From an optimization exercise on the open Yosys and OpenROAD flow, aimed at small area; shortcuts taken in it are not production practice. Where RTL was checked, it was by simulation tests only, not by an equivalence proof against the original. The series may have gaps, and a smaller design here may also do less where the tests do not look. For run 1, only the layout was checked, not whether the RTL still works. Power and IR drop assume default switching activity.

$ cat design/flow/config.mk
export PLATFORM = sky130hd
export DESIGN_NAME = two_way_cache
export DESIGN_NICKNAME = two_way_cache
export VERILOG_FILES = /design/flow/design.v
export SDC_FILE = /design/flow/constraint.sdc
export NUM_CORES = 4
export LEC_CHECK = 0
export CAP_MARGIN = 20
export CORE_MARGIN = 2
export CORE_UTILIZATION = 40
export SLEW_MARGIN = 20
$ cat design/flow/constraint.sdc
create_clock -name core_clock -period 5.5 [get_ports {clk}]
set_input_delay 1.1000 -clock core_clock [delete_from_list [all_inputs] [get_ports {clk}]]
set_output_delay 1.1000 -clock core_clock [all_outputs]
set_load 0.01 [all_outputs]
$ cat design/flow/design.v
module mem_cache(data_in,
                 address,
                 data_out,
                 write,
                 clk,
                 rst);
		 parameter Size = 1;
		 parameter Resettable = 0;  
    		 input [Size - 1:0] data_in;  
    		 input [3:0] address;         
    		 input write;		      
		 input clk;		      
		 input rst;		      
		 output [Size - 1:0] data_out;  
		wire [Size - 1:0] stored;     
		assign data_out = write ? {Size{1'b0}} : stored;  
		generate if (Resettable) begin : g_reset
		reg [16 * Size - 1:0] lines;
		assign stored = lines[address * Size +: Size];
		always @ (posedge clk) begin
		       if (rst) lines <= {16 * Size{1'b0}};
		       else if (write) lines[address * Size +: Size] <= data_in;
		end
		end else begin : g_plain
		reg [Size - 1:0] memory[0:15];
		assign stored = memory[address];
		always @ (posedge clk) begin
		       if (write) memory[address] <= data_in;
		end
		end endgenerate
endmodule
module cache(index,
             tag_in,
             word,
             data_in,
             write,
	     valid_in,
             clk, 
             rst,
             data_out,
	     tag_out,
             valid_out,
             hit);
    	     input [3:0] index;			    
    	     input [10:0] tag_in; 		    
    	     input [7:0] data_in;    		    
	     input valid_in, write, word, clk;	    
	     input rst;				    
	     output [10:0] tag_out;		    
    	     output [7:0] data_out;		    
    	     output valid_out, hit;		    
    	     wire [7:0] word0, word1;
	     wire match, write_word0, write_word1, write_tag, write_valid, valid_b;
	     assign match = (tag_in == tag_out);    
	     assign write_word0 = write & ~word;    
	     assign write_word1 = write & word;	    
	     assign write_tag = write;	  	    
	     assign write_valid = write;	    
    	     mem_cache #(8)  word_block0  (data_in,  index, word0, write_word0, clk, rst); 
    	     mem_cache #(8)  word_block1  (data_in,  index, word1, write_word1, clk, rst); 
	     mem_cache #(11) tag_block    (tag_in,   index, tag_out, write_tag, clk, rst); 
	     mem_cache #(1, 1) valid_block  (valid_in, index, valid_b, write_valid, clk, rst); 
	     assign hit = match;							 
    	     assign data_out = write ? 8'h00 : (word ? word1 : word0);			 
	     assign valid_out = ~write & valid_b;      	       				 
endmodule
module directMapped_cache(address,
			  data_in,
			  write,
			  clk,
			  rst,
			  data_out,
			  hit,
			  valid,tag);
			  input [15:0] address;  
			  input [7:0] data_in;   
			  input write, clk;      
			  input rst;             
			  output [7:0] data_out;  
			  output hit, valid;      
			  output [10:0] tag;      
			  wire [7:0] d_out;       
			  wire [10:0] tag_out;    
			  wire isHit, isValid;    
			  cache cache1(address[4:1], address[15:5], address[0], data_in, write, 1'b1, clk, rst, d_out, tag_out, isValid, isHit);
			  assign hit = isHit;  
			  assign valid = isValid;  
			  assign data_out = d_out;  
			  assign tag = tag_out;  
endmodule
module two_way_cache(address, 
                     data_in, 
                     write, 
                     clk,
                     rst,
                     data_out,
                     hit
                     );
  		     input [15:0] address;  
  		     input [7:0] data_in;   
  		     input write, clk;      
  		     input rst;             
		     output [7:0] data_out;  
		     output hit;  	     
  		     wire [10:0] tag0, tag1;  
  		     wire [7:0] data_out0, data_out1;  
		     wire valid0, valid1;  
		     wire hit0, hit1;
		     wire select_0, select_1;
		     directMapped_cache cache0(address, data_in, write, clk, rst, data_out0, hit0, valid0, tag0);
		     directMapped_cache cache1(address, data_in, write, clk, rst, data_out1, hit1, valid1, tag1);
		     assign select_0 = (address[15:5] == tag0) & valid0;
		     assign select_1 = (address[15:5] == tag1) & valid1;
		     assign hit = select_0 | select_1;
		     assign data_out = hit ? (select_0 ? data_out0 : data_out1) : 8'h00;
endmodule
$ cat design/flow/run.sh
#!/bin/bash
# synth_recipe.tcl (not shown) runs the flow's synth.tcl, then flattens the netlist and writes it again
# the make line also repeats each setting of config.mk as NAME=value (left out here)
make -C /OpenROAD-flow-scripts/flow DESIGN_CONFIG=/design/flow/config.mk WORK_HOME=/design/flow/orfs CLKGATE_MAP_FILE= SYNTH_SCRIPT=/design/flow/synth_recipe.tcl finish
### Layout detail, run 1

Region (144, 144) to (184, 184) um. Cells in grey, sequential cells in the stronger grey; small squares are vias.
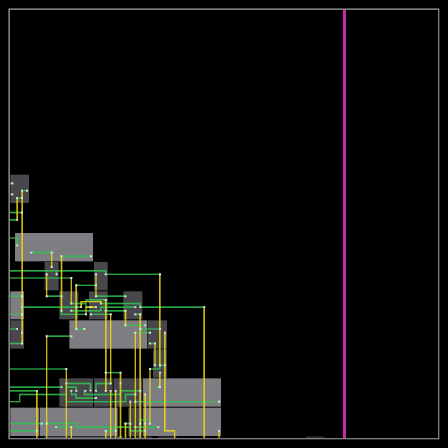
M2 -> yellow
M1 -> green
M4 -> magenta
netlist names of flops here include = cache0.cache1.valid_block.g_reset.lines (3), cache1.cache1.valid_block.g_reset.lines (2)
cells with their middle in the window = 18
most frequent = a21oi_1 (6), dfxtp_1 (5), nor2_1 (4)
sequential cells in the window = 5

### Clock tree branches, run 1

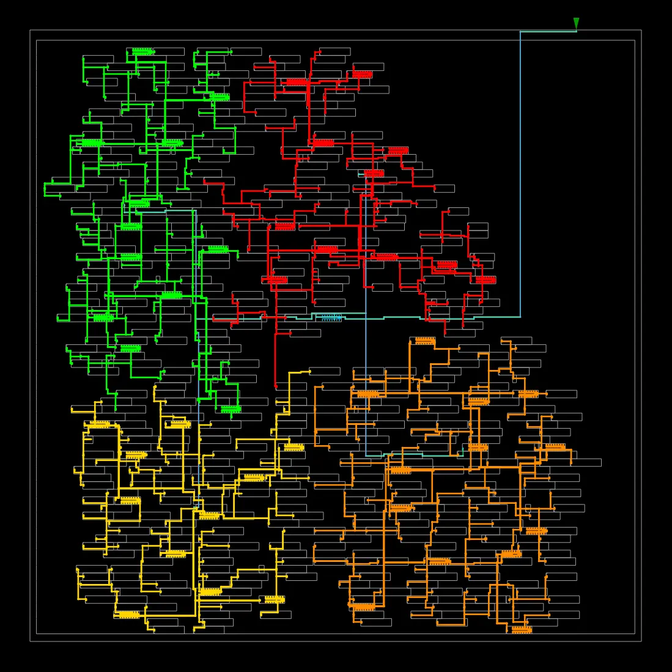
clk sink count: 464
CTS H-tree lvls: 2

### Met2 routing, run 1

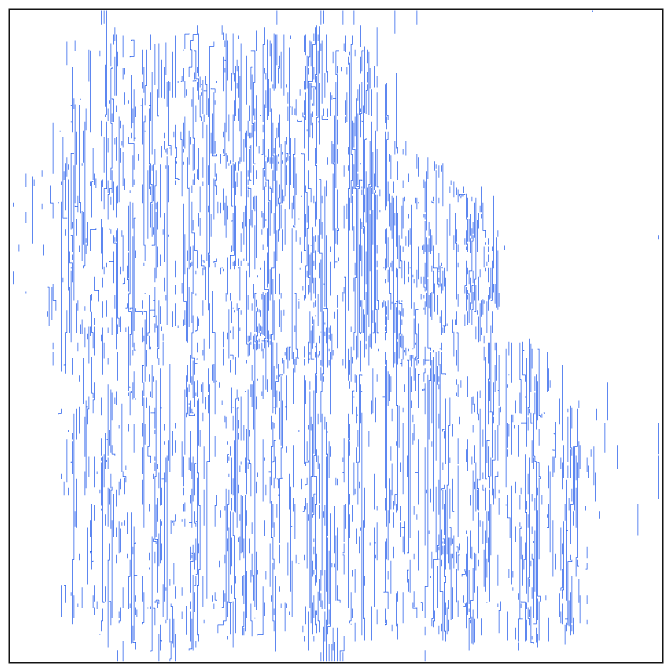
nets with wire on the layer = 908
longest straight run = 88.1 um
wire length on this layer = 18600 um
share of all routed wire = 48%
main direction = vertical

### Track usage over the die, run 1

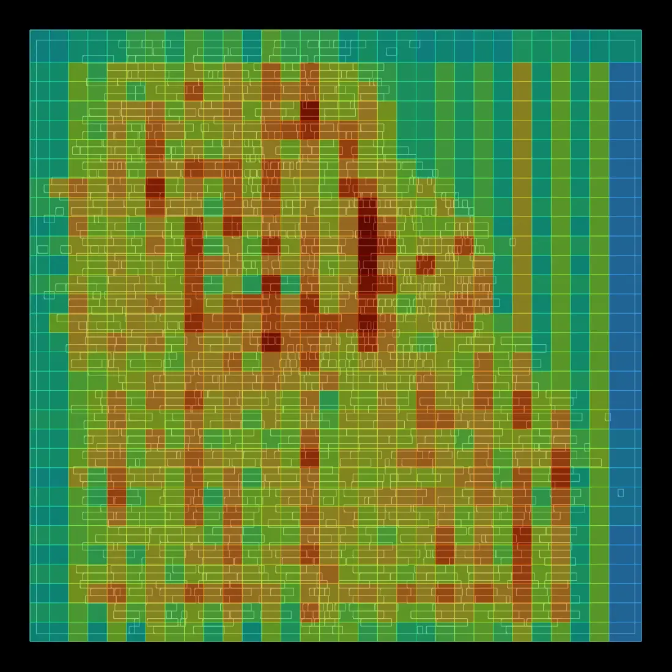
Tot GR Track Use: 0.1694
Layout Utilization: 0.4666
met3 Use GR: 0.02547
average wire per standard cell: 23.70 um
routing usage on met1: 0.2457

## run 1: worst max path at each step
stage | startpoint | endpoint | slack (ps)
2_1_floorplan | address[1] | data_out[0] | 1230
3_3_place_gp | address[2] | data_out[3] | 250
3_5_place_dp | address[2] | data_out[3] | 180
4_1_cts | address[2] | data_out[3] | 190
5_1_grt | address[2] | data_out[0] | 30
6_report | address[2] | data_out[2] | 200
## run 1: layout make-up
class,count,area (um^2)
Fill cell,3760,24210
Sequential cell,464,13610
Multi-Input combinational cell,398,4502
Clock buffer,57,1256
Timing Repair Buffer,84,754.5
Tap cell,600,750.7
Clock inverter,33,270.3
Inverter,7,26.28
Antenna cell,1,2.502
## run 1: critical path, stage by stage
cell,delay (ps)
buf_6,190
mux4_2,520
mux2i_1,170
xor2_1,240
o2111ai_1,200
a2111oi_2,470
nand4_2,400
nor3_1,310
clkdlybuf4s50_1,580
## run 1: through the flow
step	setup slack [ps]	cell area (um^2)
3_3_place_gp	246.8	19660
5_1_grt	28.39	21170
3_5_place_dp	180.8	19660
6_report	199.0	21180
2_1_floorplan	1229	18410
4_1_cts	190.6	21180
## run 1: cells by family after synthesis
kind of cell,after synthesis,synth area share
xor+xnor,9,0.004281
flops,464,0.7393
buf+inv,58,0.01631
fa+ha+maj,5,0.003398
simple gates,156,0.04268
mux,155,0.1685
compound gates,73,0.02548
## run 1: layer usage
layer,up-vias,track usage,part of all wire
li1,3946,-,-
met1,4761,0.2457,0.45
met2,255,0.2635,0.48
met3,52,0.02547,0.053
met4,0,0.05669,0.022
met5,-,0,0
## run 1: power by group through the flow
stage | clock network, uW | logic, uW | registers, uW
after global placement | 0 | 430 | 4000
after detailed placement | 0 | 435 | 4000
final | 3140 | 432 | 3920
after floorplan | 0 | 262 | 4000
after CTS | 3210 | 437 | 3930
after global routing | 3340 | 468 | 3930
## run 1: sequential cells by signal, summed over array words and instances (netlist names)
signal	cells
cache1.cache1.word_block0.g_plain.memory	48
cache1.cache1.tag_block.g_plain.memory	176
cache0.cache1.valid_block.g_reset.lines	16
cache0.cache1.word_block1.g_plain.memory	88
cache1.cache1.valid_block.g_reset.lines	16
cache0.cache1.word_block0.g_plain.memory	80
cache1.cache1.word_block1.g_plain.memory	40
## run 1: what timing repair did
item / 4_1_cts / 5_1_grt
hold buffers: 0 / 0
resized for setup: 0 / 1
setup endpoints to repair: 0 / 1
buffers inserted: 0 / 0
==> results by group, run 1 <==
Outcome
  • Status: no timing/DRC/antenna violations

Yosys
  • Most numerous cell in the Yosys netlist: edfxtp_1
  • Cell taking the most area after synthesis: edfxtp_1
  • EDFF count, synth: 432
  • Post-Syn Nets: 952
  • Syn Std Cell Area: 0.01841 mm^2
  • Post-synthesis sequential area ratio: 0.7393
  • Syn Area/Cell: 20.01 um^2
  • Yosys warns: 3
  • Syn Inst Count: 920
  • Top FF cell, synth: edfxtp_1
  • Area contributors post-synth: edfxtp_1, mux4_2, dfxtp_1, mux2i_1, nor2_1
  • Top cell type's share of synthesized area: 0.7045
  • Synth cell types: 54
  • Fraction of registers with async set/reset: 0

Hold path
  • Worst Hold Launch: cache0.cache1.valid_block.g_reset.lines[5]$_SDFFE_PP0P_
  • Hold Crit Depth: 2
  • Hold Path End: cache0.cache1.valid_block.g_reset.lines[5]$_SDFFE_PP0P_
  • Worst hold path type: register to register

STA
  • Minimum clock period: 5301 ps
  • RSZ-0062 raised after global routing: no
  • Slew margin rel.: 0.3140
  • Max frequency: 188.6 MHz
  • Final critical-path share of the clock period: 0.9638
  • Setup TNS: 0 ps
  • Setup violators final: 0
  • Skew final: 0 ps
  • Fin. Hold Viols: 0
  • Slew @ Worst Pin: 1027 ps

Die
  • Die area: roughly 0.048 mm^2
  • Initial core utilization: 0.4057
  • Die width: about 220 um
  • Die height: around 220 um
  • Row cnt: 78
  • Core area: about 0.045 mm^2
  • I/O Pins: 36

Detailed routing
  • DRT antenna net count: 0
  • Vias per cell: 5.483
  • DRC Markers: 0
  • WL final: 38970 um

Setup path
  • Worst r2r src: cache1.cache1.valid_block.g_reset.lines[7]$_SDFFE_PP0P_
  • CP Data Arrival Time: 4200 ps
  • CP startpoint kind: input pin
  • CP required: 4400 ps
  • Worst Path Max Fanout: 13
  • Flop-to-flop setup slack: 4860 ps

Power
  • Internal power: just under 6000 uW
  • Pwr/cell area: 354.2 mW/mm^2
  • Comb power frac: 0.058
  • Tot Pwr: 7500 uW
  • P_leak: approximately 0.0069 uW
  • Sw Ratio: 0.2115
  • Peak supply drop: ~210 uV
  • Sw power: about 1600 uW
  • Clock power share: 0.419

Global routing
  • Largest net degree at the start of global routing: 50
  • Gr ovfl total: 0
  • Initial antenna violation count: 0

Placed design
  • Detailed placement HPWL: 24160 um
  • Placed insts: 1552
  • PortBufs: 35
  • Global placer's final weighted congestion: 0.7599

Finish
  • Most common cell after layout, fill and taps aside: edfxtp_1
  • P&R area growth vs syn: 15.00%
  • Post-route insts no fill: ~1600
  • Layout Nets: ~1000
  • Share of post-route cells with drive strength above 1: 0.2445

CTS
  • Clock Pin Slew Worst Setup and Hold Paths: 60 ps
  • CTS tree: built
  • Root Buffer: clkbuf_16
  • CTS Buf Count: 48

Job
  • # Max-Cap Violations: 0
==> run 2: changes to the inputs <==
==> design/flow/design.v (replaced) <==
module two_way_cache(address, data_in, write, clk, rst, data_out, hit);
  input  [15:0] address;
  input  [7:0]  data_in;
  input         write, clk, rst;
  output [7:0]  data_out;
  output        hit;
  wire [10:0] tag_in = address[15:5];
  wire [3:0]  index  = address[4:1];
  wire        word   = address[0];
  reg [15:0] valid;
  reg [10:0] tags  [0:15];
  reg [7:0]  word0 [0:15];
  reg [7:0]  word1 [0:15];
  always @(posedge clk) begin
    if (rst) valid <= 16'b0;
    else if (write) valid[index] <= 1'b1;
    if (write) tags[index] <= tag_in;
    if (write & ~word) word0[index] <= data_in;
    if (write & word) word1[index] <= data_in;
  end
  assign hit = ~write & valid[index] & (tags[index] == tag_in);
  assign data_out = word ? word1[index] : word0[index];
endmodule
--- a/design/flow/config.mk
+++ b/design/flow/config.mk
@@ -6,4 +6,5 @@
 export NUM_CORES = 4
 export LEC_CHECK = 0
+export ABC_AREA = 1
 export CAP_MARGIN = 20
 export CORE_MARGIN = 2
==> run 2 against run 1 <==
- first-iteration DRC count is 54% higher
- largest cell class unchanged
- cell count rose by 43%
- hold slack got worse by 13 ps
- sequential power fell by 3%
- setup slack better by 260 ps
- critical path depth increased by 4
- register-to-register slack better by 30 ps
==> results by group, run 2 <==
Yosys
  • Syn Std Cell Area: 0.01864 mm^2 (was 0.01841 mm^2)
  • Area contributors post-synth: edfxtp_1, nand2_1, nor2_1, o21ai_0, inv_1 (was edfxtp_1, mux4_2, dfxtp_1, mux2i_1, nor2_1)
  • Yosys warns: 1 (was 3)
  • Syn Area/Cell: 11.34 um^2 (was 20.01 um^2)
  • Cell taking the most area after synthesis: edfxtp_1 (unchanged)
  • Post-Syn Nets: 1676 (was 952)
  • Top cell type's share of synthesized area: 0.6959 (was 0.7045)
  • Fraction of registers with async set/reset: 0 (unchanged)

Setup path
  • Worst Path Max Fanout: 18 (was 13)
  • Crit path launch: address[3] (was address[2])
  • CP required: 4400 ps (about the same)
  • CP Data Arrival Time: 3940 ps (was 4200 ps)

STA
  • Skew final: 0 ps (unchanged)
  • Minimum clock period: 5043 ps (was 5301 ps)
  • Slew margin rel.: 0.2985 (was 0.3140)
  • Max frequency: 198.3 MHz (was 188.6 MHz)
  • Final critical-path share of the clock period: 0.9169 (was 0.9638)

Die
  • Row cnt: 79 (was 78)
  • I/O Pins: 36 (unchanged)
  • Die area: 0.04835 mm^2 (was 0.04776 mm^2)

Power
  • Sw power: 1683 uW (was 1586 uW)
  • Tot Pwr: 7264 uW (was 7500 uW)
  • Sw Ratio: 0.2316 (was 0.2115)
  • Clock power share: 0.407 (was 0.419)
  • Pwr/cell area: 340.8 mW/mm^2 (was 354.2 mW/mm^2)
  • Internal power: 5582 uW (was 5914 uW)

Finish
  • P&R area growth vs syn: 14.36% (was 15.00%)
  • Ant diodes: 0 (was 1)
  • Most common cell after layout, fill and taps aside: edfxtp_1 (unchanged)
  • Share of post-route cells with drive strength above 1: 0.08930 (was 0.2445)
  • Largest regs: tags: 176 flops, word0: 128 flops, word1: 128 flops (was cache1.cache1.tag_block.g_plain.memory: 176 flops, cache0.cache1.word_block1.g_plain.memory: 88 flops, cache0.cache1.word_block0.g_plain.memory: 80 flops)
  • Reg with most FFs: tags (was cache1.cache1.tag_block.g_plain.memory)

Hold path
  • Worst hold path type: register to register (unchanged)
  • Worst Hold Launch: valid[11]$_SDFFE_PP0P_ (was cache0.cache1.valid_block.g_reset.lines[5]$_SDFFE_PP0P_)

CTS
  • Clock Pin Slew Worst Setup and Hold Paths: 60 ps (about the same)
  • Root Buffer: clkbuf_16 (unchanged)
  • Clk sink count: 448 (was 464)
  • CTS Buf Count: 47 (was 48)

Placed design
  • Place WS: 489.7 ps (was 180.8 ps)

Outcome
  • Status: no timing/DRC/antenna violations (unchanged)

Global routing
  • Largest net degree at the start of global routing: 105 (was 50)

Detailed routing
  • Vias per cell: 5.148 (was 5.483)

Job
  • # Max-Cap Violations: 0 (unchanged)
[run 2: cell count changes in the layout (fill, tap and decap cells not counted), sizes merged, moves of 44 or more]
cell,change
nand3,+44
inv,+108
nor2,+239
o21ai,+183
o22ai,+59
nand2,+298
mux4,-122
[run 2: routing by layer]
| metal | vias to the layer above | track usage | wire length [um] |
|---|---|---|---|
| met4 | 0 | 0.05459 | 1110 |
| li1 | 5815 | - | - |
| met3 | 73 | 0.04182 | 3295 |
| met1 | 5822 | 0.2572 | 19440 |
| met5 | - | 0 | 0 |
| met2 | 409 | 0.3026 | 21030 |
[run 2: layout make-up]
type	instances	area [um^2]
Fill cell	4192	24940
Sequential cell	448	13290
Multi-Input combinational cell	986	4383
Clock buffer	57	1214
Timing Repair Buffer	109	1015
Tap cell	607	759.5
Inverter	116	441.7
Clock inverter	31	212.7
[run 2: worst max-delay path, cell delays in order]
cell and delay [ps]:
clkdlybuf4s50_1 570, nand2_1 180, clkinv_1 520, nand2_1 240, nand2_1 90, nor2_1 90, nor2_1 50, nor2_1 120
nand2_1 50, nor2_1 130, nand2_1 70, nor2_1 170, clkdlybuf4s50_1 570
[run 2: logic make-up (layout without fill, tap and decap cells)]
group,Yosys count,in the layout,synth area share
simple gates,687,687,0.1446
xor+xnor,1,1,0.0004699
compound gates,293,293,0.08625
fa+ha+maj,5,5,0.003356
flops,448,448,0.7131
buf+inv,210,313,0.05222
[run 2: worst paths after layout]
kind / depth (start not counted) / slack (ps) / end
hold / removal: 2 / 460 / valid[11]$_SDFFE_PP0P_
hold reg to reg: 2 / 460 / valid[11]$_SDFFE_PP0P_
setup / recovery: 13 / 460 / hit
setup reg to reg: 2 / 4890 / valid[12]$_SDFFE_PP0P_
[run 2: metrics by stage]
stage,area (um^2),util,std cells
5_1_grt,21320,0.4608,2354
6_report,21320,0.4608,2354
3_3_place_gp,19900,0.4302,2265
2_1_floorplan,18640,-,1644
3_5_place_dp,19890,0.4299,2265
4_1_cts,21320,0.4608,2353
[run 2: power groups by stage]
stage | clock, uW | sequential [uW] | combinational, uW
floorplan | 0 | 3870 | 290
global placement | 0 | 3880 | 502
detailed placement | 0 | 3880 | 505
CTS | 3010 | 3800 | 508
global route | 3150 | 3810 | 561
finish | 2960 | 3800 | 505
### Track usage over the die, run 2

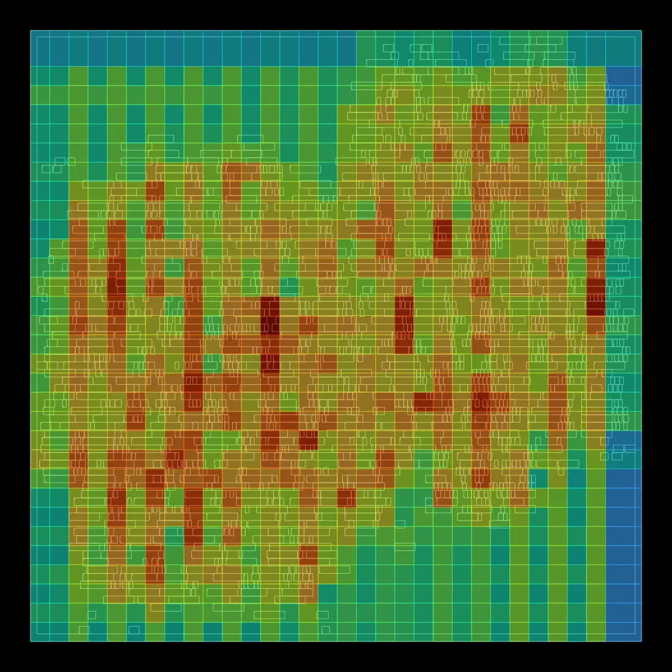
met2 usage: 0.3026
gr busiest metal: met2

### Layout detail, run 2

Region (145, 145) to (185, 185) um. Cells in grey, sequential cells in the stronger grey; small squares are vias.
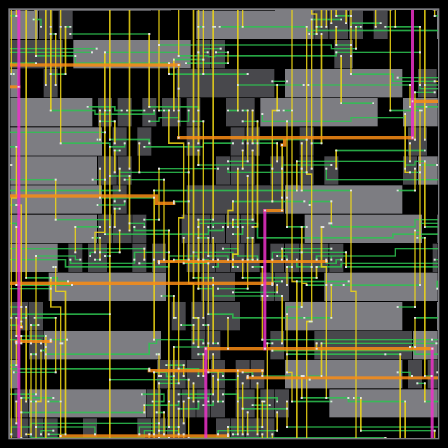
M4 -> magenta
M3 -> orange
M1 -> green
M2 -> yellow
cells with their middle in the window = 116
most frequent = nand2_1 (47), edfxtp_1 (18), nor2_1 (17)
netlist names of flops here include = tags (18)
sequential cells in the window = 18

==> run 3: changes to the inputs <==
--- a/design/flow/config.mk
+++ b/design/flow/config.mk
@@ -6,5 +6,4 @@
 export NUM_CORES = 4
 export LEC_CHECK = 0
-export ABC_AREA = 1
 export CAP_MARGIN = 20
 export CORE_MARGIN = 2
### Met2 routing, run 3

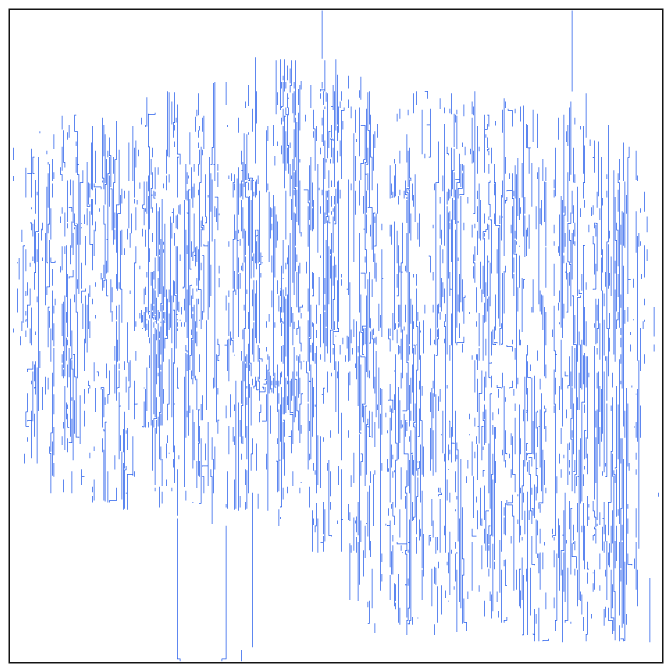
nets with wire on the layer = 887
share of all routed wire = 49%
wire length on this layer = 19700 um
main direction = vertical
longest straight run = 81.3 um

==> run 3 against run 2 <==
- clock skew unchanged
- sequential share of layout area increased by 1.5 points
- non-clock buffer count fell by 23
- register-to-register slack worse by 40 ps
- combinational power shrank 13%
- sequential power about the same
- synthesized cell count fell by 47%
- cell count down 33%
- global-route usage down 1.4 points
- critical endpoint unchanged
- routed wire length decreased by 11%
- critical path depth shrank 4
==> results by group, run 3 <==
Outcome
  • Status: no timing/DRC/antenna violations (unchanged)

CTS
  • Post-cts sizing count: 0 (unchanged)
  • Clk sink count: 448 (unchanged)
  • CTS tree: built (unchanged)
  • Post-CTS setup buffers: 0 (unchanged)
  • Clock Pin Slew Worst Setup and Hold Paths: 60 ps (about the same)
  • CTS Buf Count: 47 (unchanged)

Finish
  • Area of the multi-input gates: 0.004454 mm^2 (was 0.004383 mm^2)
  • Reg with most FFs: tags (unchanged)
  • Layout Nets: 988 (was 1740)
  • Most common cell after layout, fill and taps aside: edfxtp_1 (unchanged)
  • Largest regs: tags: 176 flops, word0: 128 flops, word1: 128 flops (unchanged)
  • Register area: 0.01329 mm^2 (unchanged)
  • Fill count: 3638 (was 4192)
  • Share of post-route cells with drive strength above 1: 0.2725 (was 0.08930)
  • P&R area growth vs syn: 15.95% (was 14.36%)
  • Max reg flops: 176 (unchanged)

Yosys
  • Yosys warns: 1 (unchanged)
  • Top cell type's share of synthesized area: 0.7229 (was 0.6959)
  • Area contributors post-synth: edfxtp_1, mux4_2, mux2i_1, dfxtp_1, mux4_1 (was edfxtp_1, nand2_1, nor2_1, o21ai_0, inv_1)
  • Most numerous cell in the Yosys netlist: edfxtp_1 (unchanged)
  • Syn Area/Cell: 20.56 um^2 (was 11.34 um^2)
  • Syn Std Cell Area: 0.01794 mm^2 (was 0.01864 mm^2)
  • EDFF count, synth: 432 (unchanged)
  • Cell taking the most area after synthesis: edfxtp_1 (unchanged)
  • Top FF cell, synth: edfxtp_1 (unchanged)
  • Syn Inst Count: 873 (was 1644)
  • Post-synthesis sequential area ratio: 0.7408 (was 0.7131)
  • Post-Syn Nets: 905 (was 1676)
  • Fraction of registers with async set/reset: 0 (unchanged)
  • Synth cell types: 50 (was 32)

Setup path
  • Worst r2r src: valid[0]$_SDFFE_PP0P_ (was valid[12]$_SDFFE_PP0P_)
  • Worst Path Max Fanout: 37 (was 18)
  • Flop-to-flop setup slack: 4850 ps (was 4890 ps)
  • CP startpoint kind: input pin (unchanged)
  • Worst flop-to-flop path endpoint: valid[0]$_SDFFE_PP0P_ (was valid[12]$_SDFFE_PP0P_)
  • Reg2reg path depth: 2 (unchanged)
  • CP Data Arrival Time: 4040 ps (was 3940 ps)

Hold path
  • Worst hold path type: register to register (unchanged)
  • Hold Crit Depth: 2 (unchanged)
  • Hold Path End: valid[6]$_SDFFE_PP0P_ (was valid[11]$_SDFFE_PP0P_)

STA
  • Slew @ Worst Pin: 950.3 ps (was 1048 ps)
  • Slew margin rel.: 0.3630 (was 0.2985)
  • Fin. Hold Viols: 0 (unchanged)
  • Setup violators final: 0 (unchanged)
  • Max frequency: 194.5 MHz (was 198.3 MHz)
  • Final critical-path share of the clock period: 0.9347 (was 0.9169)
  • RSZ-0062 raised after global routing: no (unchanged)
  • Setup TNS: 0 ps (unchanged)
  • Skew final: 0 ps (unchanged)

Die
  • Die height: 215.8 um (was 219.9 um)
  • Core area: 0.04422 mm^2 (was 0.04626 mm^2)
  • I/O Pins: 36 (unchanged)
  • Initial core utilization: 0.4058 (was 0.4030)
  • Die area: 0.04657 mm^2 (was 0.04835 mm^2)

Placed design
  • PortBufs: 35 (unchanged)
  • Global placer's final weighted congestion: 0.7463 (was 0.8352)
  • Detailed placement HPWL: 24440 um (was 26360 um)

Global routing
  • Gr ovfl total: 0 (unchanged)
  • Tot GR Track Use: 0.1747 (was 0.1884)
  • Initial antenna violation count: 1 (was 0)

Detailed routing
  • Met3 routed WL: 1985 um (was 3295 um)
  • Highest routed layer: met4 (unchanged)
  • DRC Markers: 0 (unchanged)
  • WL final: 39790 um (was 44880 um)
  • Vias per cell: 5.520 (was 5.148)
  • Met1 wire length: 17260 um (was 19440 um)

Job
  • # Max-Cap Violations: 0 (unchanged)

Power
  • Pwr/cell area: 357.4 mW/mm^2 (was 340.8 mW/mm^2)
  • Tot Pwr: 7436 uW (was 7264 uW)
### Track usage over the die, run 3

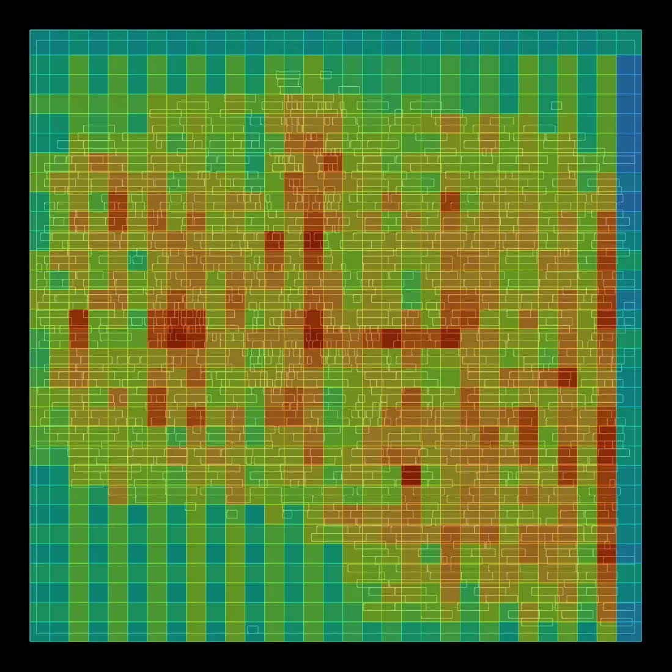
average wire per standard cell: 25.12 um
Layout Utilization: 0.4705
met3 Use GR: 0.02932
met2 usage: 0.2845
routing usage on met1: 0.2419

run 3: cell types whose count changed after synthesis, moves of 26 or more:
cell and delta:
inv_1 -107, mux2i_1 +36, mux4_2 +106, nand2_1 -295
nand3_1 -44, nor2_1 -256, o21ai_0 -156, o21ai_1 -26
o22ai_1 -59
run 3: logic make-up (layout without fill, tap and decap cells):
family                   Yosys count  after routing  share of synthesized area
adder cells (fa/ha/maj)            5              5                   0.003486
flip-flops                       448            448                     0.7408
AO/OA/AOI/OAI                     53             53                    0.02106
XOR/XNOR                          12             12                   0.005857
AND/OR/NAND/NOR                  133            133                    0.03828
buffers and inverters             59            177                    0.01673
multiplexers                     163            163                     0.1738
other                              0              1                          0
run 3: per-stage QoR:
| stage | hold WS (ps) | std cells | utilization | setup slack (ps) | cell area (um^2) |
|---|---|---|---|---|---|
| floorplan | 431.5 | 873 | - | 1305 | 17940 |
| global placement | 445.2 | 1498 | 0.4352 | 352.5 | 19240 |
| detailed placement | 456.2 | 1499 | 0.4353 | 387.0 | 19250 |
| CTS | 470.6 | 1583 | 0.4707 | 354.6 | 20810 |
| global route | 497.8 | 1583 | 0.4704 | 247.3 | 20800 |
| finish | 463.9 | 1584 | 0.4705 | 359.3 | 20810 |
run 3: how the worst max path moves through the flow:
stage,cells after the start,slack (ps),end,start
6_report,9,360,hit,address[1]
5_1_grt,9,250,hit,address[2]
4_1_cts,9,350,hit,address[1]
3_5_place_dp,9,390,hit,address[1]
3_3_place_gp,9,350,hit,address[1]
2_1_floorplan,10,1310,hit,address[2]
run 3: where the power goes:
part	leakage, uW	total, uW	switching (uW)	internal [uW]
clock network	0.000765	3190	1300	1890
logic	0.00197	440	252	188
registers	0.00403	3810	12.6	3790
run 3: layout make-up:
class / instances / share of cell area
sequential: 448 / 0.6389
multi-input combinational: 366 / 0.2141
antenna: 1 / 0.0001203
tap: 592 / 0.03560
timing repair buffer: 86 / 0.03488
clock buffer: 56 / 0.06116
clock inverter: 28 / 0.01401
inverter: 7 / 0.001263
run 3: layer usage:
layer / track usage / vias to the layer above
li1: - / 3816
met1: 0.2419 / 4635
met2: 0.2845 / 235
met3: 0.02932 / 57
met4: 0.05448 / 0
met5: 0 / -
run 3: critical path, cell delays in order:
cell	delay, ps
buf_6	380
buf_4	340
mux4_2	560
nor3_1	170
nor4_1	120
nand3_1	100
nand4_1	160
a2111oi_2	460
clkdlybuf4s50_1	620
### Layout detail, run 3

Region (142, 142) to (182, 182) um. Cells in grey, sequential cells in the stronger grey; small squares are vias.
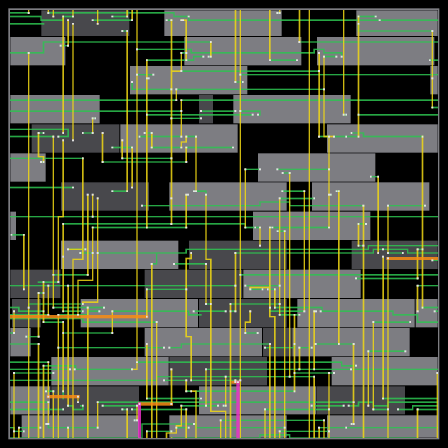

==> run 4: changes to the inputs <==
--- a/design/flow/config.mk
+++ b/design/flow/config.mk
@@ -9,3 +9,5 @@
 export CORE_MARGIN = 2
 export CORE_UTILIZATION = 40
+export CTS_CLUSTER_DIAMETER = 60
+export CTS_CLUSTER_SIZE = 30
 export SLEW_MARGIN = 20
### Layout detail, run 4

Region (142, 142) to (182, 182) um. Cells in grey, sequential cells in the stronger grey; small squares are vias.
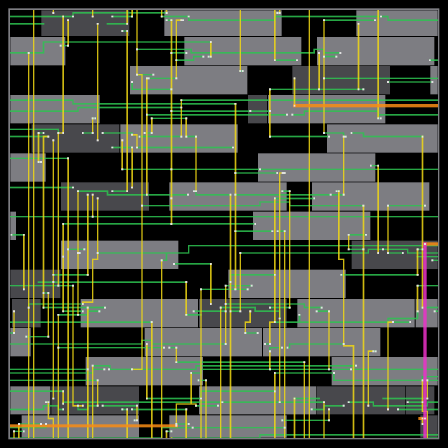
M4 -> magenta
M1 -> green
M3 -> orange
M2 -> yellow
netlist names of flops here include = word0 (24)
cells with their middle in the window = 36
most frequent = edfxtp_1 (24), mux4_2 (8)
sequential cells in the window = 24

### Clock tree branches, run 4

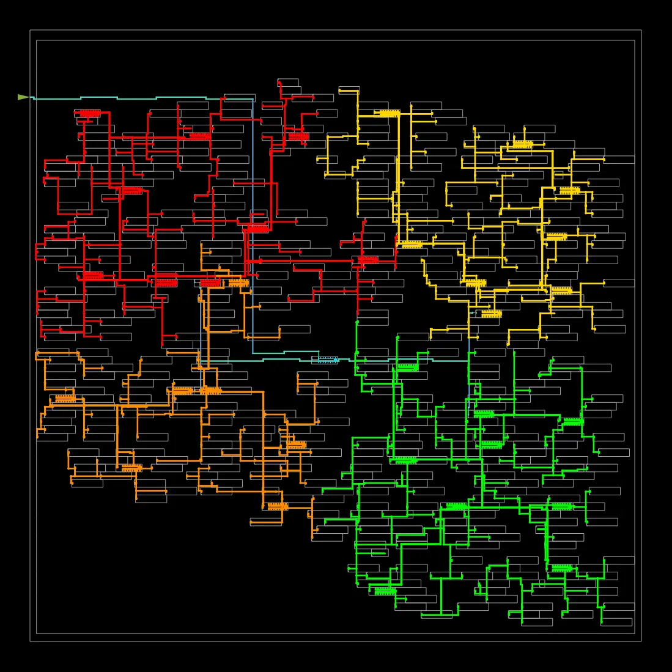
Seq Cell Count: 448
Root Buffer: clkbuf_16
CTS Buf Count: 34

==> run 4 against run 3 <==
- routed wire length down 0.69%
- area after synthesis unchanged
- synthesized cell count unchanged
- combinational power about the same
- maximum frequency up 1.5%
- global-route usage down 0.28 points
- final area down 1.8%
- sequential power about the same
- clock skew unchanged
==> results by group, run 4 <==
Outcome
  • Status: no timing/DRC/antenna violations (unchanged)

Global routing
  • Largest net degree at the start of global routing: 43 (unchanged)
  • Initial antenna violation count: 1 (unchanged)
  • Tot GR Track Use: 0.1719 (was 0.1747)
  • Gr ovfl total: 0 (unchanged)
  • Vias in the first global route: 9012 (was 9161)
  • First-pass GRT wire length: 59440 um (was 59930 um)

CTS
  • CTS H-tree lvls: 2 (unchanged)
  • Clk latency of the worst-skew pair: 540 ps (was 580 ps)
  • Hold-fix buffers, CTS: 0 (unchanged)
  • Clk sink count: 448 (unchanged)
  • Clock Pin Slew Worst Setup and Hold Paths: 80 ps (was 60 ps)
  • Post-CTS setup buffers: 0 (unchanged)
  • CTS tree: built (unchanged)
  • Post-cts sizing count: 0 (unchanged)
  • Bufs on Longest Clock Path: 3 (unchanged)

Setup path
  • Flop-to-flop setup slack: 4830 ps (was 4850 ps)
  • CP startpoint kind: input pin (unchanged)
  • CP required: 4400 ps (about the same)
  • Worst r2r src: valid[9]$_SDFFE_PP0P_ (was valid[0]$_SDFFE_PP0P_)
  • CP Data Arrival Time: 3960 ps (was 4040 ps)
  • Crit. End Element: primary output (unchanged)
  • Worst Path Max Fanout: 37 (unchanged)
  • Reg2reg path depth: 2 (unchanged)
  • Worst flop-to-flop path endpoint: valid[9]$_SDFFE_PP0P_ (was valid[0]$_SDFFE_PP0P_)

Die
  • I/O Pins: 36 (unchanged)
  • Initial core utilization: 0.4058 (unchanged)
  • Die height: 215.8 um (unchanged)
  • Die area: 0.04657 mm^2 (unchanged)
  • Row cnt: 77 (unchanged)
  • Core area: 0.04422 mm^2 (unchanged)
  • Die width: 215.8 um (unchanged)

Placed design
  • Detailed placement HPWL: 24440 um (unchanged)
  • Global placer's final weighted congestion: 0.7463 (unchanged)
  • PortBufs: 35 (unchanged)

STA
  • Slew margin rel.: 0.3776 (was 0.3630)
  • Final critical-path share of the clock period: 0.9209 (was 0.9347)
  • Minimum clock period: 5065 ps (was 5141 ps)
  • Slew @ Worst Pin: 928.5 ps (was 950.3 ps)
  • RSZ-0062 raised after global routing: no (unchanged)
  • Worst hold margin: 467.8 ps (was 463.9 ps)
  • Skew final: 0 ps (unchanged)
  • Max frequency: 197.4 MHz (was 194.5 MHz)
  • Setup TNS: 0 ps (unchanged)
  • Fin. Hold Viols: 0 (unchanged)
  • Setup violators final: 0 (unchanged)

Detailed routing
  • DRT iter0 DRCs: 995 (was 918)
  • DRT Pass-1 Iters: 5 (unchanged)
  • Vias: 8686 (was 8743)
  • Vias per cell: 5.564 (was 5.520)
  • Average wire per standard cell: 25.32 um (was 25.12 um)
  • DRC Markers: 0 (unchanged)
  • WL final: 39520 um (was 39790 um)
  • DRT antenna net count: 0 (unchanged)

Finish
  • Reg with most FFs: tags (unchanged)
  • Share of post-route cells with drive strength above 1: 0.2634 (was 0.2725)
  • Most common cell after layout, fill and taps aside: edfxtp_1 (unchanged)
  • Layout Nets: 975 (was 988)
  • Layout Utilization: 0.4621 (was 0.4705)
  • P&R area growth vs syn: 13.88% (was 15.95%)
  • Most frequent cells in the layout: edfxtp_1, mux4_2, buf_4 (was edfxtp_1, mux4_2, clkbuf_16, buf_4, mux2i_1)
  • Largest regs: tags: 176 flops, word0: 128 flops, word1: 128 flops (unchanged)
  • Max reg flops: 176 (unchanged)

Hold path
  • Hold Path End: valid[6]$_SDFFE_PP0P_ (unchanged)
  • Hold Crit Depth: 2 (unchanged)
  • Worst hold path type: register to register (unchanged)
  • Worst Hold Launch: valid[6]$_SDFFE_PP0P_ (unchanged)

Job
  • # Max-Cap Violations: 0 (unchanged)

Yosys
  • Top cell type's share of synthesized area: 0.7229 (unchanged)
  • EDFF count, synth: 432 (unchanged)
  • Syn Std Cell Area: 0.01794 mm^2 (unchanged)
  • Syn Inst Count: 873 (unchanged)
  • Synth cell types: 50 (unchanged)
  • Fraction of registers with async set/reset: 0 (unchanged)
  • Post-synthesis sequential area ratio: 0.7408 (unchanged)
  • Cell taking the most area after synthesis: edfxtp_1 (unchanged)
  • Top FF cell, synth: edfxtp_1 (unchanged)
  • Yosys warns: 1 (unchanged)
  • Post-Syn Nets: 905 (unchanged)
  • Area contributors post-synth: edfxtp_1, mux4_2, mux2i_1, dfxtp_1, mux4_1 (unchanged)
  • Syn Area/Cell: 20.56 um^2 (unchanged)
  • Most numerous cell in the Yosys netlist: edfxtp_1 (unchanged)
  • Post-synth top cells: edfxtp_1, mux4_2, mux2i_1, nor2_1, clkbuf_1 (unchanged)

Power
  • Peak supply drop: 311.0 uV (was 252.6 uV)
  • Pwr/cell area: 336.3 mW/mm^2 (was 357.4 mW/mm^2)
  • P_leak: 0.006572 uW (was 0.006760 uW)
## run 4: cell type report
| type | instances | area [um^2] |
|---|---|---|
| well taps | 592 | 740.7 |
| fillers | 3657 | 23790 |
| multi-input cells | 366 | 4454 |
| clock buffers | 37 | 883.3 |
| clock inverters | 24 | 310.3 |
| inverters | 7 | 26.28 |
| flip-flops and latches | 448 | 13290 |
| diodes | 1 | 2.502 |
| repair buffers | 86 | 725.7 |
## run 4: logic make-up (layout without fill, tap and decap cells)
kind of cell,Yosys count,after routing,share of synthesized area
DFF,448,448,0.7408
muxes,163,163,0.1738
and+or+nand+nor,133,133,0.03828
buffers and inverters,59,154,0.01673
AOI/OAI and AO/OA,53,53,0.02106
xor gates and xnor gates,12,12,0.005857
adders and majority gates,5,5,0.003486
other,0,1,0
## run 4: worst max-delay path by stage
stage,start,endpoint,slack [ps],depth (start not counted)
floorplan,address[2],hit,1310,10
global placement,address[1],hit,350,9
detailed placement,address[1],hit,390,9
CTS,address[1],hit,350,9
global route,address[2],hit,240,9
finish,address[1],hit,440,9
## run 4: critical path, stage by stage
cell             delay [ps]
buf_6                   380
buf_4                   340
mux4_2                  570
nor3_1                  170
nor4_1                  110
nand3_1                 100
nand4_1                 140
a2111oi_2               410
clkdlybuf4s50_1         620
## run 4: metal layers
| metal | vias up | routed length, um | global-route usage |
|---|---|---|---|
| met5 | - | 0 | 0 |
| met4 | 0 | 756 | 0.04069 |
| met3 | 53 | 1987 | 0.02636 |
| met2 | 224 | 19590 | 0.2814 |
| met1 | 4634 | 17180 | 0.2439 |
| li1 | 3775 | - | - |
## run 4: metrics by stage
step / power [uW] / instances / cell area, um^2 / setup WS (ps)
final: 6872 / 1561 / 20440 / 435.2
after global routing: 7094 / 1560 / 20430 / 241.7
after CTS: 6943 / 1560 / 20440 / 349.4
after detailed placement: 4326 / 1499 / 19250 / 387.0
after global placement: 4320 / 1498 / 19240 / 352.5
after floorplan: 4134 / 873 / 17940 / 1305
## run 4: power by group
part	switching (uW)	internal, uW
Clock	1290	1340
Sequential	12.5	3790
Combinational	252	188
Total	1560	5320

==> layout pictures side by side <==
Nets reached from selected ports.
Bar = 50 um.
image #1
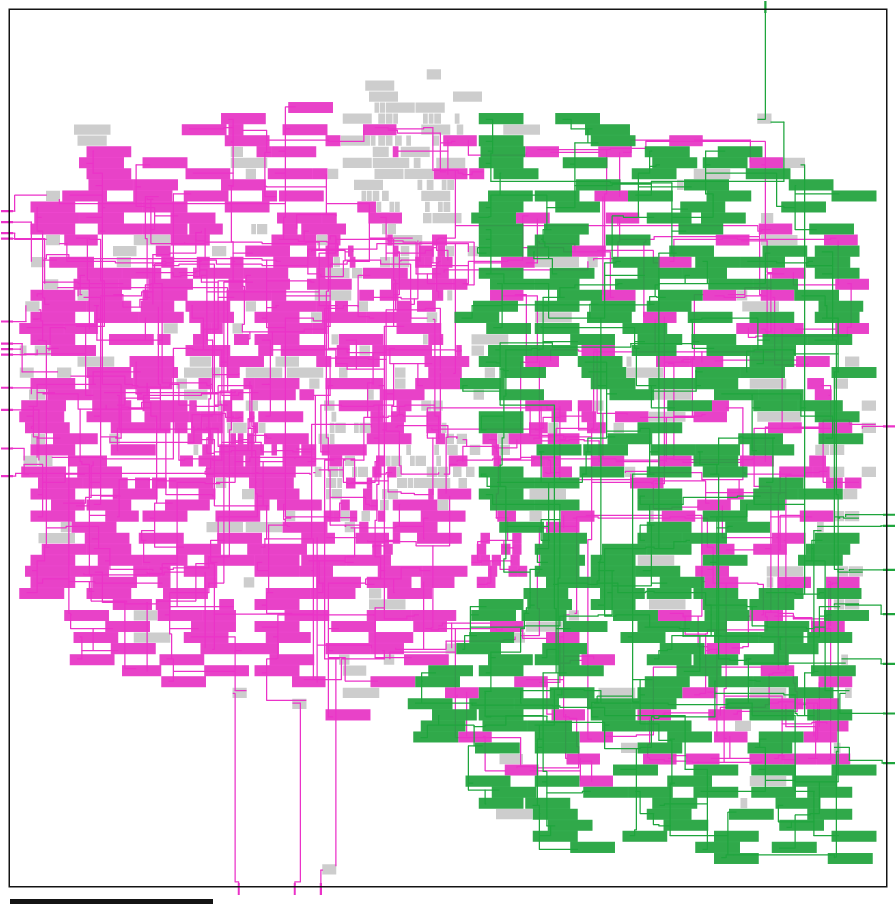
image #2
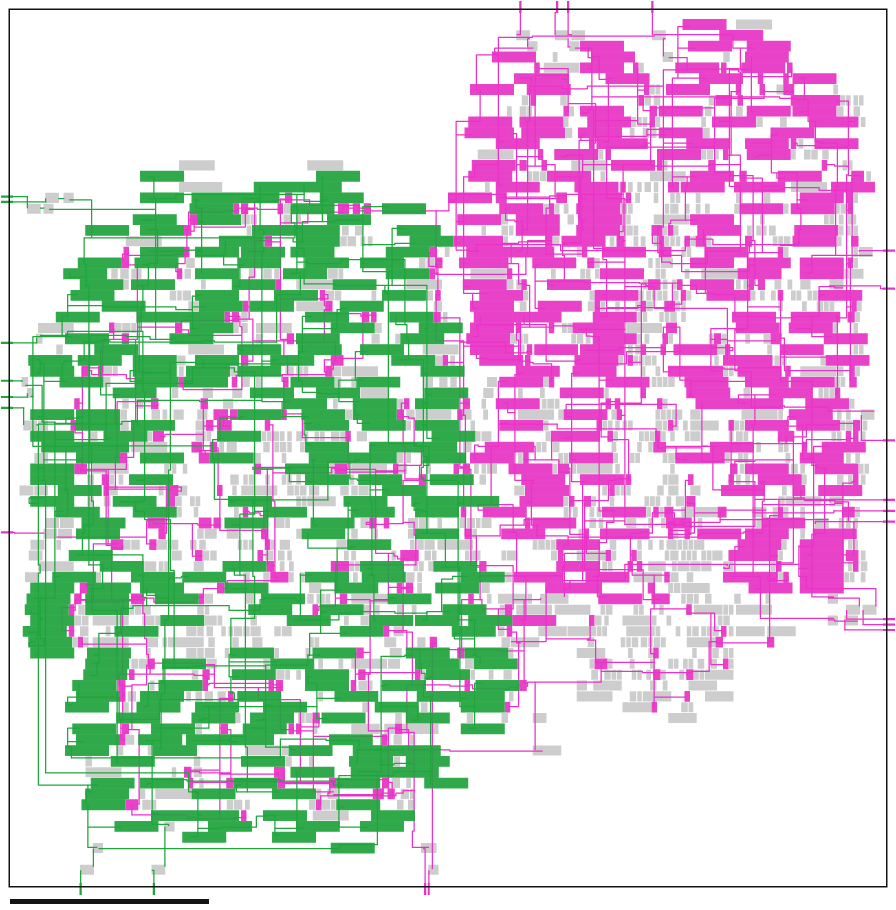
image #3
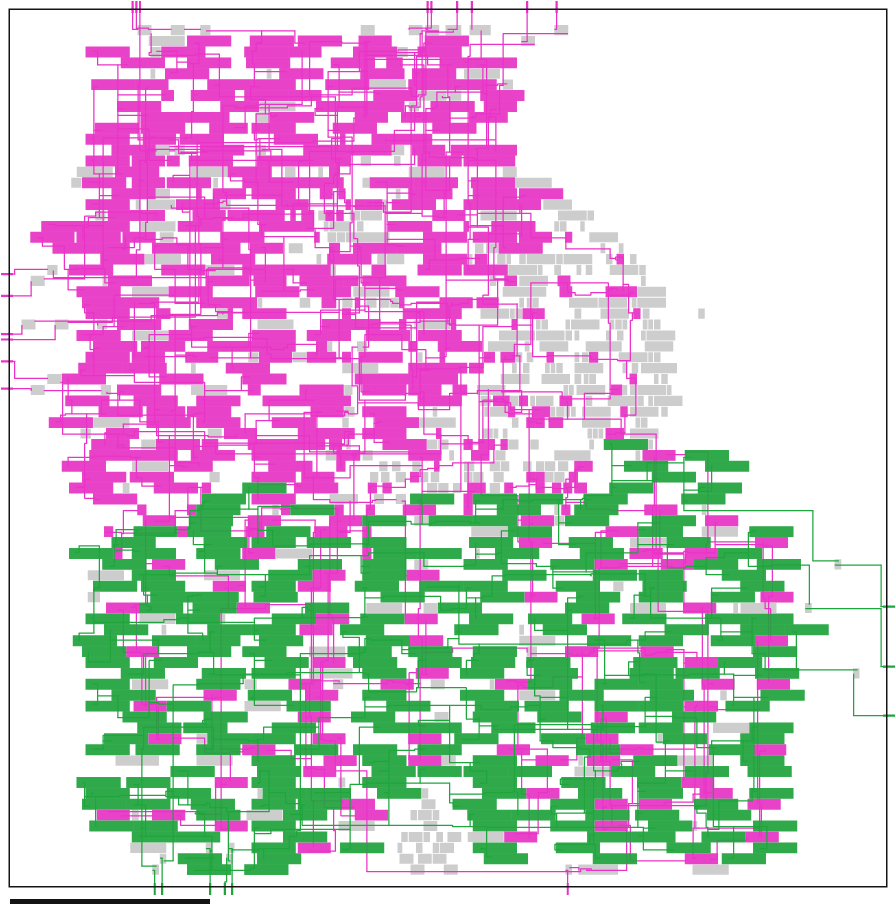
- most cells: image #2
| picture | from |
|---|---|
| image #3 | run 1 |
| image #2 | run 2 |
| image #1 | run 4 |

separate check: timing with driven ports:
Ports are ideal in the flow. The routed layouts listed here were re-timed in OpenROAD.
Step 1 (the two cells are an assumption about what drives the block):
set clk [get_ports {clk}]
set_driving_cell -lib_cell sky130_fd_sc_hd__clkbuf_16 $clk
set_driving_cell -lib_cell sky130_fd_sc_hd__buf_2 [delete_from_list [all_inputs] $clk]
Step 2, shift: input delay + t, output delay - t, t = (earliest + latest rising clock arrival at the registers) / 2. This alone moves slack from input paths to output paths.
Three values: ideal, step 1, step 2; two values: the first two.
run | t (ns) | setup WS [ns] | clock arrival spread, ns | worst register clock-pin slew, ns | worst data-port slew with drivers (ns)
run 1 | 0.629 | 0.199 / 0.161 / 0.161 | 0.024 / 0.023 | 0.06 / 0.06 | 0.05
run 2 | 0.641 | 0.457 / 0.428 / 0.428 | 0.030 / 0.030 | 0.06 / 0.06 | 0.05
run 3 | 0.623 | 0.359 / 0.320 / 0.320 | 0.024 / 0.024 | 0.06 / 0.06 | 0.07
run 4 | 0.585 | 0.435 / 0.396 / 0.396 | 0.030 / 0.031 | 0.09 / 0.09 | 0.07
After both steps every run listed still meets setup and hold.
